Source: an optimization exercise on an open RTL-to-GDS flow (aim: small area and a short achievable clock period). Production flows keep margins and buffers that such runs may drop.
Only simulation tests tie the RTL to the original design; equivalence was not proved.
Power figures rest on the tool's default switching activity, not on a simulated workload.

$ cat flow/config.mk
export PLATFORM = sky130hd
export DESIGN_NAME = MacArray
export DESIGN_NICKNAME = MacArray
export VERILOG_FILES = /design/flow/design.v
export SDC_FILE = /design/flow/constraint.sdc
export NUM_CORES = 4
export LEC_CHECK = 0
export CAP_MARGIN = 20
export CORE_MARGIN = 2
export CORE_UTILIZATION = 40
export SLEW_MARGIN = 20
$ cat flow/constraint.sdc
create_clock -name core_clock -period 10.0 [get_ports {clk}]
set_input_delay 2.0000 -clock core_clock [delete_from_list [all_inputs] [get_ports {clk}]]
set_output_delay 2.0000 -clock core_clock [all_outputs]
set_load 0.01 [all_outputs]
$ cat flow/design.v
`timescale 1ns / 100ps
module MAC 
#(
    parameter IFMAP_BITWIDTH = 16,
    parameter W_BITWIDTH     = 8,
    parameter OFMAP_BITWIDTH = 32
)
(
    input logic clk,  
    input logic rstn,  
    input logic w_prefetch_in,
    input logic w_enable_in,
    input logic ifmap_start_in,
    input logic ifmap_enable_in,
    input logic MAC_valid_in,
    input logic signed [W_BITWIDTH-1:0] w_data_in,  
    input logic signed [IFMAP_BITWIDTH-1:0] ifmap_data_in,  
    input logic signed [OFMAP_BITWIDTH-1:0] MAC_data_in,  
    output logic ifmap_enable_out,
    output logic MAC_valid_out,
    output logic signed [W_BITWIDTH-1:0] w_data_out,  
    output logic signed [IFMAP_BITWIDTH-1:0] ifmap_data_out,  
    output logic signed [OFMAP_BITWIDTH-1:0] MAC_data_out  
);
    logic signed [IFMAP_BITWIDTH-1:0] ifmap_wire;
    logic signed [OFMAP_BITWIDTH-1:0] MAC_wire; 
    logic signed [OFMAP_BITWIDTH-1:0] MUL_OUT;
    logic signed [OFMAP_BITWIDTH-1:0] ADD_OUT;
    logic Cout;
    logic ifmap_enable_reg;
    logic MAC_valid_reg;
    logic signed [IFMAP_BITWIDTH-1:0] ifmap_reg;
    logic signed [W_BITWIDTH-1:0] w_reg;
    logic signed [OFMAP_BITWIDTH-1:0] MAC_reg;
    logic stalln_w;
    logic Q_w;
    logic w_enable_reg;
    assign stalln_w = Q_w & w_enable_in;
    always_ff @(posedge clk) begin : WRC
        if (rstn) begin
            w_enable_reg <= w_enable_in;
            if (w_prefetch_in) begin
                Q_w <= 1'b1;
            end else if (Q_w & w_enable_reg & (~w_enable_in)) begin
                Q_w <= 1'b0;
            end
        end else begin
            Q_w <= 1'b0;
            w_enable_reg <= 1'b0;
        end
    end
    logic stalln_ifmap;
    logic Q_ifmap;
    assign stalln_ifmap = Q_ifmap & ifmap_enable_in;
    always_ff @(posedge clk) begin : IRC
        if (rstn) begin
            if (ifmap_start_in) begin
                Q_ifmap <= 1'b1;
            end else if (Q_ifmap & ifmap_enable_reg & (~ifmap_enable_in)) begin
                Q_ifmap <= 1'b0;
            end
        end else begin
            Q_ifmap <= 1'b0;
        end
    end
    genvar idx;
    always_ff @(posedge clk ) begin : IFMAP_REG
        if (rstn) begin
            ifmap_enable_reg <= ifmap_enable_in;
            if (stalln_ifmap) begin
                ifmap_reg <= ifmap_data_in;
            end else begin
                ifmap_reg <= ifmap_reg;
            end
        end else begin
            ifmap_reg <= {IFMAP_BITWIDTH{1'b0}};
            ifmap_enable_reg <= 1'b0;
        end
    end
    always_ff @(posedge clk ) begin : W_REG
        if (rstn) begin
            if (stalln_w) begin
                w_reg <= w_data_in;
            end else begin
                w_reg <= w_reg;
            end
        end else begin
            w_reg <= {W_BITWIDTH{1'b0}};
        end
    end
    assign w_data_out = w_reg;
    assign ifmap_data_out = ifmap_reg;
    assign MAC_data_out = MAC_reg;
    assign ifmap_enable_out = ifmap_enable_reg;
    assign MAC_valid_out = MAC_valid_reg;
    assign MUL_OUT = w_reg * ifmap_reg;
    assign ADD_OUT = MUL_OUT + MAC_data_in;
    always_ff @(posedge clk ) begin : OFMAP_REG
        if (rstn) begin
            MAC_reg <= ADD_OUT;
            MAC_valid_reg <= ifmap_enable_reg & MAC_valid_in;
        end else begin
            MAC_reg <= {OFMAP_BITWIDTH{1'b0}};
            MAC_valid_reg <= 1'b0;
        end
    end
endmodule
`timescale 1 ns / 1 ps
module MacArray
#(
    parameter MAC_ROW                                                   = 4,
    parameter MAC_COL                                                   = 4,
    parameter IFMAP_BITWIDTH                                            = 16,
    parameter W_BITWIDTH                                                = 8,
    parameter OFMAP_BITWIDTH                                            = 32
)
(
    input  logic                                                        clk,
    input  logic                                                        rstn,
    input  logic                                                        w_prefetch_in,
    input  logic                                                        w_enable_in,
    input  logic [MAC_COL-1:0][W_BITWIDTH-1:0]                          w_data_in,
    input  logic                                                        ifmap_start_in,
    input  logic [MAC_ROW-1:0]                                          ifmap_enable_in,
    input  logic [MAC_ROW-1:0][IFMAP_BITWIDTH-1:0]                      ifmap_data_in,
    output logic [MAC_COL-1:0]                                          ofmap_valid_out,
    output logic [MAC_COL-1:0][OFMAP_BITWIDTH-1:0]                      ofmap_data_out
);
    logic [W_BITWIDTH-1:0]     w_internal_wire     [MAC_ROW-1:0][MAC_COL-1:0];
    logic [IFMAP_BITWIDTH-1:0] ifmap_internal_wire [MAC_ROW-1:0][MAC_COL-1:0];
    logic [OFMAP_BITWIDTH-1:0] ofmap_internal_wire [MAC_ROW-1:0][MAC_COL-1:0];
    logic ifmap_internal_enable_wire           [MAC_ROW-1:0][MAC_COL-1:0];
    logic ofmap_internal_valid_wire            [MAC_ROW-1:0][MAC_COL-1:0];
    genvar row_idx;
    genvar col_idx;
    generate
        for (col_idx = 0; col_idx < MAC_COL; col_idx = col_idx + 1) begin : ofmap_valid_out_gen
            assign ofmap_valid_out[col_idx] = ofmap_internal_valid_wire[MAC_ROW-1][col_idx];
            assign ofmap_data_out[col_idx]  = ofmap_internal_wire[MAC_ROW-1][col_idx];
        end
    endgenerate
    generate
        for (row_idx = 0; row_idx < MAC_ROW; row_idx = row_idx + 1) begin : MAC_Array_Row_gen
            for (col_idx = 0; col_idx < MAC_COL; col_idx = col_idx + 1) begin : MAC_Array_Col_gen
                if (row_idx == 0) begin
                    if (col_idx == 0) begin
                        MAC MAC_element00 (
                            .clk (clk),
                            .rstn (rstn),
                            .w_prefetch_in (w_prefetch_in),
                            .w_enable_in (w_enable_in),
                            .ifmap_start_in (ifmap_start_in),
                            .ifmap_enable_in (ifmap_enable_in[row_idx]),
                            .MAC_valid_in (1'b1),
                            .w_data_in (w_data_in[col_idx]),
                            .ifmap_data_in (ifmap_data_in[row_idx]),
                            .MAC_data_in ({OFMAP_BITWIDTH{1'b0}}),
                            .ifmap_enable_out (ifmap_internal_enable_wire[row_idx][col_idx]),
                            .MAC_valid_out (ofmap_internal_valid_wire[row_idx][col_idx]),
                            .w_data_out (w_internal_wire[row_idx][col_idx]),
                            .ifmap_data_out (ifmap_internal_wire[row_idx][col_idx]),
                            .MAC_data_out (ofmap_internal_wire[row_idx][col_idx])
                        );
                    end else begin
                        MAC MAC_element0X (
                            .clk (clk),
                            .rstn (rstn),
                            .w_prefetch_in (w_prefetch_in),
                            .w_enable_in (w_enable_in),
                            .ifmap_start_in (ifmap_start_in),
                            .ifmap_enable_in (ifmap_internal_enable_wire[row_idx][col_idx-1]),
                            .MAC_valid_in (1'b1),
                            .w_data_in (w_data_in[col_idx]),
                            .ifmap_data_in (ifmap_internal_wire[row_idx][col_idx-1]),
                            .MAC_data_in ({OFMAP_BITWIDTH{1'b0}}),
                            .ifmap_enable_out (ifmap_internal_enable_wire[row_idx][col_idx]),
                            .MAC_valid_out (ofmap_internal_valid_wire[row_idx][col_idx]),
                            .w_data_out (w_internal_wire[row_idx][col_idx]),
                            .ifmap_data_out (ifmap_internal_wire[row_idx][col_idx]),
                            .MAC_data_out (ofmap_internal_wire[row_idx][col_idx])
                        );
                    end
                end else begin
                    if (col_idx == 0) begin
                        MAC MAC_elementX0 (
                            .clk (clk),
                            .rstn (rstn),
                            .w_prefetch_in (w_prefetch_in),
                            .w_enable_in (w_enable_in),
                            .ifmap_start_in (ifmap_start_in),
                            .ifmap_enable_in (ifmap_enable_in[row_idx]),
                            .MAC_valid_in (ofmap_internal_valid_wire[row_idx-1][col_idx]),
                            .w_data_in (w_internal_wire[row_idx-1][col_idx]),
                            .ifmap_data_in (ifmap_data_in[row_idx]),
                            .MAC_data_in (ofmap_internal_wire[row_idx-1][col_idx]),
                            .ifmap_enable_out (ifmap_internal_enable_wire[row_idx][col_idx]),
                            .MAC_valid_out (ofmap_internal_valid_wire[row_idx][col_idx]),
                            .w_data_out (w_internal_wire[row_idx][col_idx]),
                            .ifmap_data_out (ifmap_internal_wire[row_idx][col_idx]),
                            .MAC_data_out (ofmap_internal_wire[row_idx][col_idx])
                        );
                    end else begin
                        MAC MAC_elementXX (
                            .clk (clk),
                            .rstn (rstn),
                            .w_prefetch_in (w_prefetch_in),
                            .w_enable_in (w_enable_in),
                            .ifmap_start_in (ifmap_start_in),
                            .ifmap_enable_in (ifmap_internal_enable_wire[row_idx][col_idx-1]),
                            .MAC_valid_in (ofmap_internal_valid_wire[row_idx-1][col_idx]),
                            .w_data_in (w_internal_wire[row_idx-1][col_idx]),
                            .ifmap_data_in (ifmap_internal_wire[row_idx][col_idx-1]),
                            .MAC_data_in (ofmap_internal_wire[row_idx-1][col_idx]),
                            .ifmap_enable_out (ifmap_internal_enable_wire[row_idx][col_idx]),
                            .MAC_valid_out (ofmap_internal_valid_wire[row_idx][col_idx]),
                            .w_data_out (w_internal_wire[row_idx][col_idx]),
                            .ifmap_data_out (ifmap_internal_wire[row_idx][col_idx]),
                            .MAC_data_out (ofmap_internal_wire[row_idx][col_idx])
                        );
                    end
                end
            end
        end
    endgenerate
endmodule
$ cat flow/run.sh
#!/bin/bash
# synth_recipe.tcl (not shown) runs the flow's synth.tcl, then flattens the netlist and writes it again
# the make line also repeats each setting of config.mk as NAME=value (left out here)
make -C /OpenROAD-flow-scripts/flow DESIGN_CONFIG=/design/flow/config.mk WORK_HOME=/design/flow/orfs CLKGATE_MAP_FILE= SYNTH_SCRIPT=/design/flow/synth_recipe.tcl finish
cts_layout.png
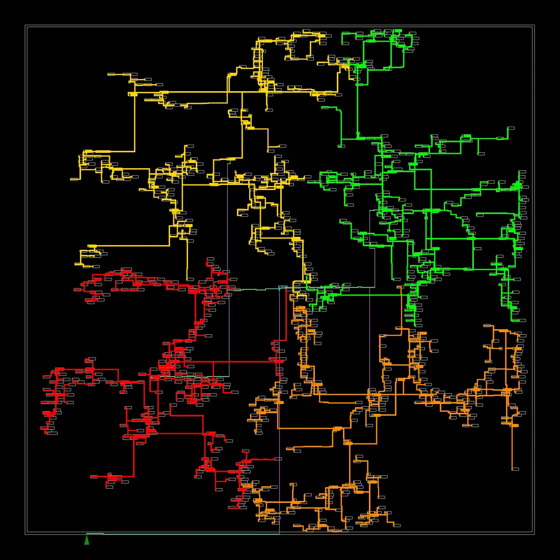
H-tree depth reported by CTS: 3
cts bufs inserted: 118
number of sinks driven by the clock tree: 926
sequential cells: 926

met4.png
Scale: 1 px per um. Supply wires on this layer in grey.
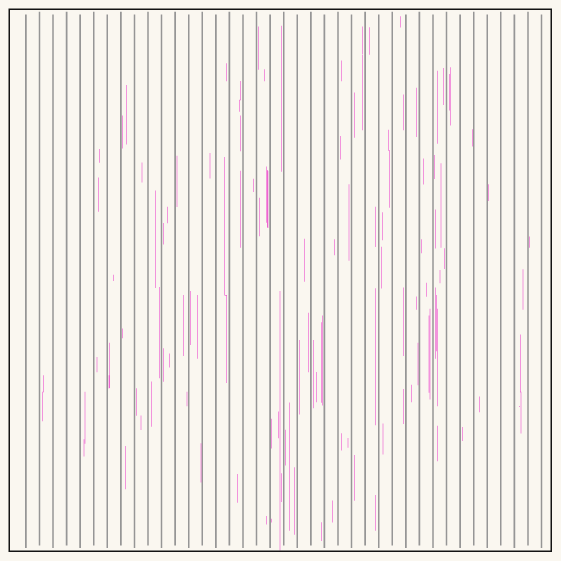
The layer carries 5100 um of wire. The longest straight run is 259 um. 64 nets have wire on it. The wires run mostly vertical. The layer holds 1.8% of the routed length.

==> impl_results.md <==
* Status: no timing/DRC/antenna violations
* Share of power burned in the clock network at between 50% and 60%
* Adder-cell share of the synthesized area at ~40%
* Final setup violating endpoints at 0
* Antenna diodes at 7
* Clock transition at the register clock pins on the worst setup and hold paths after CTS at 60 ps
* Pleak at between 60 and 70 nW
* Clock-net power at 4.54 mW
* Overall overflow remaining after global route at 0
* Number of buffers inserted by hold repair at cts at 0
* Max stage delay on crit path at 940 ps
* Least-Margin Pin Slew at approximately 1100 ps
* Number of logic stages on the critical path including buffering at 26
* GRT met2 Usage at a little under a third
* Commonest non-fill, non-tap cells in the layout: sky130_fd_sc_hd__inv_1 (2225), sky130_fd_sc_hd__fa_1 (1660), sky130_fd_sc_hd__and2_1 (1479)
* Power share of the sequential group at a little over two fifths
* Global Route Usage Sum at between 10% and 20%
* DRC violation count after routing at 0
* Number of synthesized flops with an enable pin at 0
* Clock-cell share at about 3.3%
* Maximum number of pins on one net before global-route repair at just under 200
* Complex-gate fraction of the synthesized area at between 9 and 10%
* Basic-gate share of the synthesized area counting and, or, nand and nor cells at 19.9%
* Final max-slew violation count at 0
* Comb power at roughly 0.5 mW
* Switching component of the power at approximately 2.3 mW
* Clock Skews at approximately 47 ps
* Layer with the highest usage: met2
* Clock latency on the worst-skew pair at 870 ps
* Worst path arrival time at between 9000 and 10000 ps
* Fraction of power consumed by combinational cells at between 5 and 6%
* Most common library cell in the layout ignoring fill and taps: sky130_fd_sc_hd__inv_1
* Total number of tap cells at roughly 3800
* Placer Congestion at ~0.88
* Nature of the critical path endpoint: flip-flop
* Final Net Count at between 15000 and 20000
* Post-detailed-routing wire length at approximately 290000 um
* Sequential power at approximately 3.9 mW
* Wire length on met1 at between 100000 and 150000 um
* Cell count after placement at between 15000 and 20000
* Critical-path cell with the highest stage delay: sky130_fd_sc_hd__xnor2_1
* Row Count at between 150 and 200
* Share of synthesized area occupied by flip-flops and latches at 16.1%
* WHS at between 400 and 500 ps
* Post-Synthesis Cell Area at 115000 um2
* Post-CTS Repair Setup Buffers at 0
* Largest family of logic cells by synthesized area: adder cells
* Switching portion of total power at between 20% and 30%
* Multi-input gate share of total cell area at ~69%
* Post-route design area at around 120000 um2
* Category of cells accounting for the largest share of critical-path delay: compound AO/OA/AOI/OAI gates
* Maximum operating frequency at between 0.1 and 0.15 GHz
* Fraction of synthesized cell area taken by the top area cell type at roughly 29%
* Area used by sequential logic in the layout at about 19000 um2
* Synthesized netlist net count at between 15000 and 20000
* Crit Path Max Fanout at 17
* Hold Crit Depth at 1
* Number of synthesized register bits at around 930
* Highest signal layer in the routed design: met5
* Share of layout cells above drive strength 1 at 2.11%
* Overall via count from detail_route at 85700
* CTS tree: done
* Max-capacitance violation count at 0
* Global routing met3 resource utilization at under 10%
* Antenna-violating nets left at 0
* Worst setup slack after layout at 1640 ps
* Setup total negative slack at 0 ps
* Setup slack of the worst register-to-register path at between 1500 and 2000 ps
* Internal cell power at ~6.6 mW
* Max transition margin at between 20% and 30%
* Primary FF master, synth: sky130_fd_sc_hd__dfxtp_1
* DIE AREA at slightly below 300000 um2
* Final worst path period need at around 8400 ps
* Required @ worst endpoint at 10770 ps
* XOR/XNOR Fraction of Synth Area at approximately 4.4%
* Overall die width at approximately 540 um
* Placeable core area at 287000 um2
* Area used by multi-input combinational logic at about 86000 um2
* Worst Path Buf+Inv at 3
* Count of endpoints failing hold in the final timing report at 0
* Category of the worst setup path launch point: flip-flop
* Initial antenna violation count at 23
* Fraction of synthesized area in multiplexers at 0.123%
* P per Cell Area at between 70 and 80 nW/um2
* Fill cells at around 29000
* Post-Syn Area per Cell at 8.56 um2
* Detail-routed via count per cell at 4.98
* Initial DRT Pass Iterations at 6
* Total of plain and repair buffers excluding clock buffers at 263
* Most area-consuming cells after synthesis: sky130_fd_sc_hd__fa_1 (29%), sky130_fd_sc_hd__dfxtp_1 (16%), sky130_fd_sc_hd__ha_1 (12%), sky130_fd_sc_hd__and2_1 (8.0%), sky130_fd_sc_hd__inv_1 (7.3%)
* Share of the core filled with cells at about 43%
* Nonclk inv count at roughly 2200
* Layout buffering overhead excluding clock cells at ~2.1%
* Length in cells of the worst reg-to-reg path at 26
* Vias in the first global route at 86200
* Sequential portion of the cell area at ~15%
* Worst-case clock buffer depth at 4
* Placed Instance Area at between 100000 and 150000 um2
* Average detailed-routed wire length per instance at approximately 17 um
* First-pass GRT wire length at about 470000 um
* Setup repair after global routing missed its margin: no
* Tcrit/Tclk final at a little over four fifths
* Most frequent cell after synthesis: sky130_fd_sc_hd__inv_1
* Cells after synthesis at approximately 13000
* Cell chosen for the clock root: sky130_fd_sc_hd__clkbuf_16
* Count of warnings emitted by yosys at 7
* Startpoint-to-endpoint class of the critical path: reg -> reg
* Half-perimeter wire length after detailed placement at 231000 um
* Sum of internal, switching and leakage power at about 9 mW
* Share of synthesized flip-flops with an asynchronous set or reset at 0%
* Cell type with the largest total area after synthesis: sky130_fd_sc_hd__fa_1
* Height of the die at 541 um
* Maximum vdd ir drop at 0.131 mV
* Number of DRC markers after the initial detailed-route iteration at ~5200
* Area growth, synth to finish at 8.20%
* Largest cell class by area: multi-input combinational cells
* Pwr top: clock
* Initial Utilization at approximately two fifths
* Number of instances resized during post-cts repair at 0
* Final non-filler cell total at 17200
* Met3 wirelength from detailed routing at ~16000 um
* Multi-input gates at approximately 9800
* Post-synth top cells: sky130_fd_sc_hd__inv_1 (2225), sky130_fd_sc_hd__fa_1 (1660), sky130_fd_sc_hd__and2_1 (1479), sky130_fd_sc_hd__nand2_1 (1374), sky130_fd_sc_hd__ha_1 (1080)
* Setup slack after placement at approximately 1800 ps
* Met2 routed WL at roughly 120000 um
* Number of unique standard cell types used by synthesis at 77
* GR met1 Demand/Resource at slightly below 30%
port_nets.png
Scale: 1 px per um.
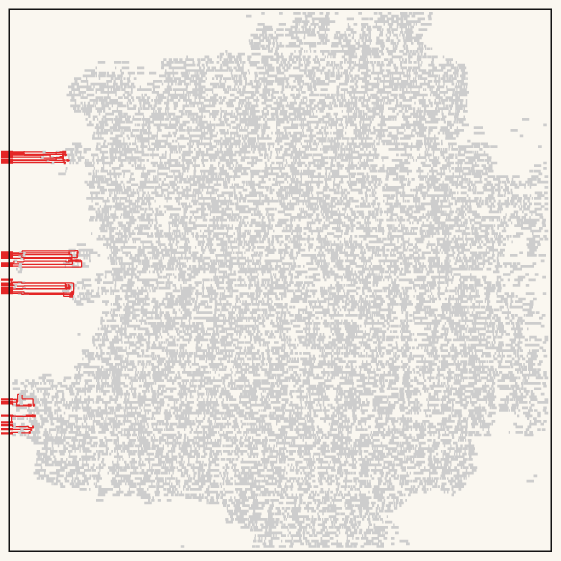
w_data_in: drawn in red, bits 32, direction input, end cells 32, buffers 32, wire 1650 um.
count of buffers from port buffering: 236
boundary pin count: 237

static timing again, ports no longer ideal:
How much do the figures lean on ideal ports? The routed layout below was timed once more, with nothing changed but the port constraints.
Step 1: set_driving_cell puts a clkbuf_16 on clk and a buf_2 on each other input, an assumption about the parent block.
Step 2 also shifts input and output timing later by t, the mid clock arrival at the registers, as if the neighbouring blocks saw the same clock.
Three values: ideal ports, drivers, drivers and shift; two values: the first two.
t, ns: 0.943
setup slack, ns: 1.642 / 1.642 / 1.642
slew at the worst register clock pin (ns): 0.07 / 0.07
After both steps this run still meets setup and hold. For this run, drivers alone change the setup slack by 0.000 ns; drivers and shift together by 0.000 ns.
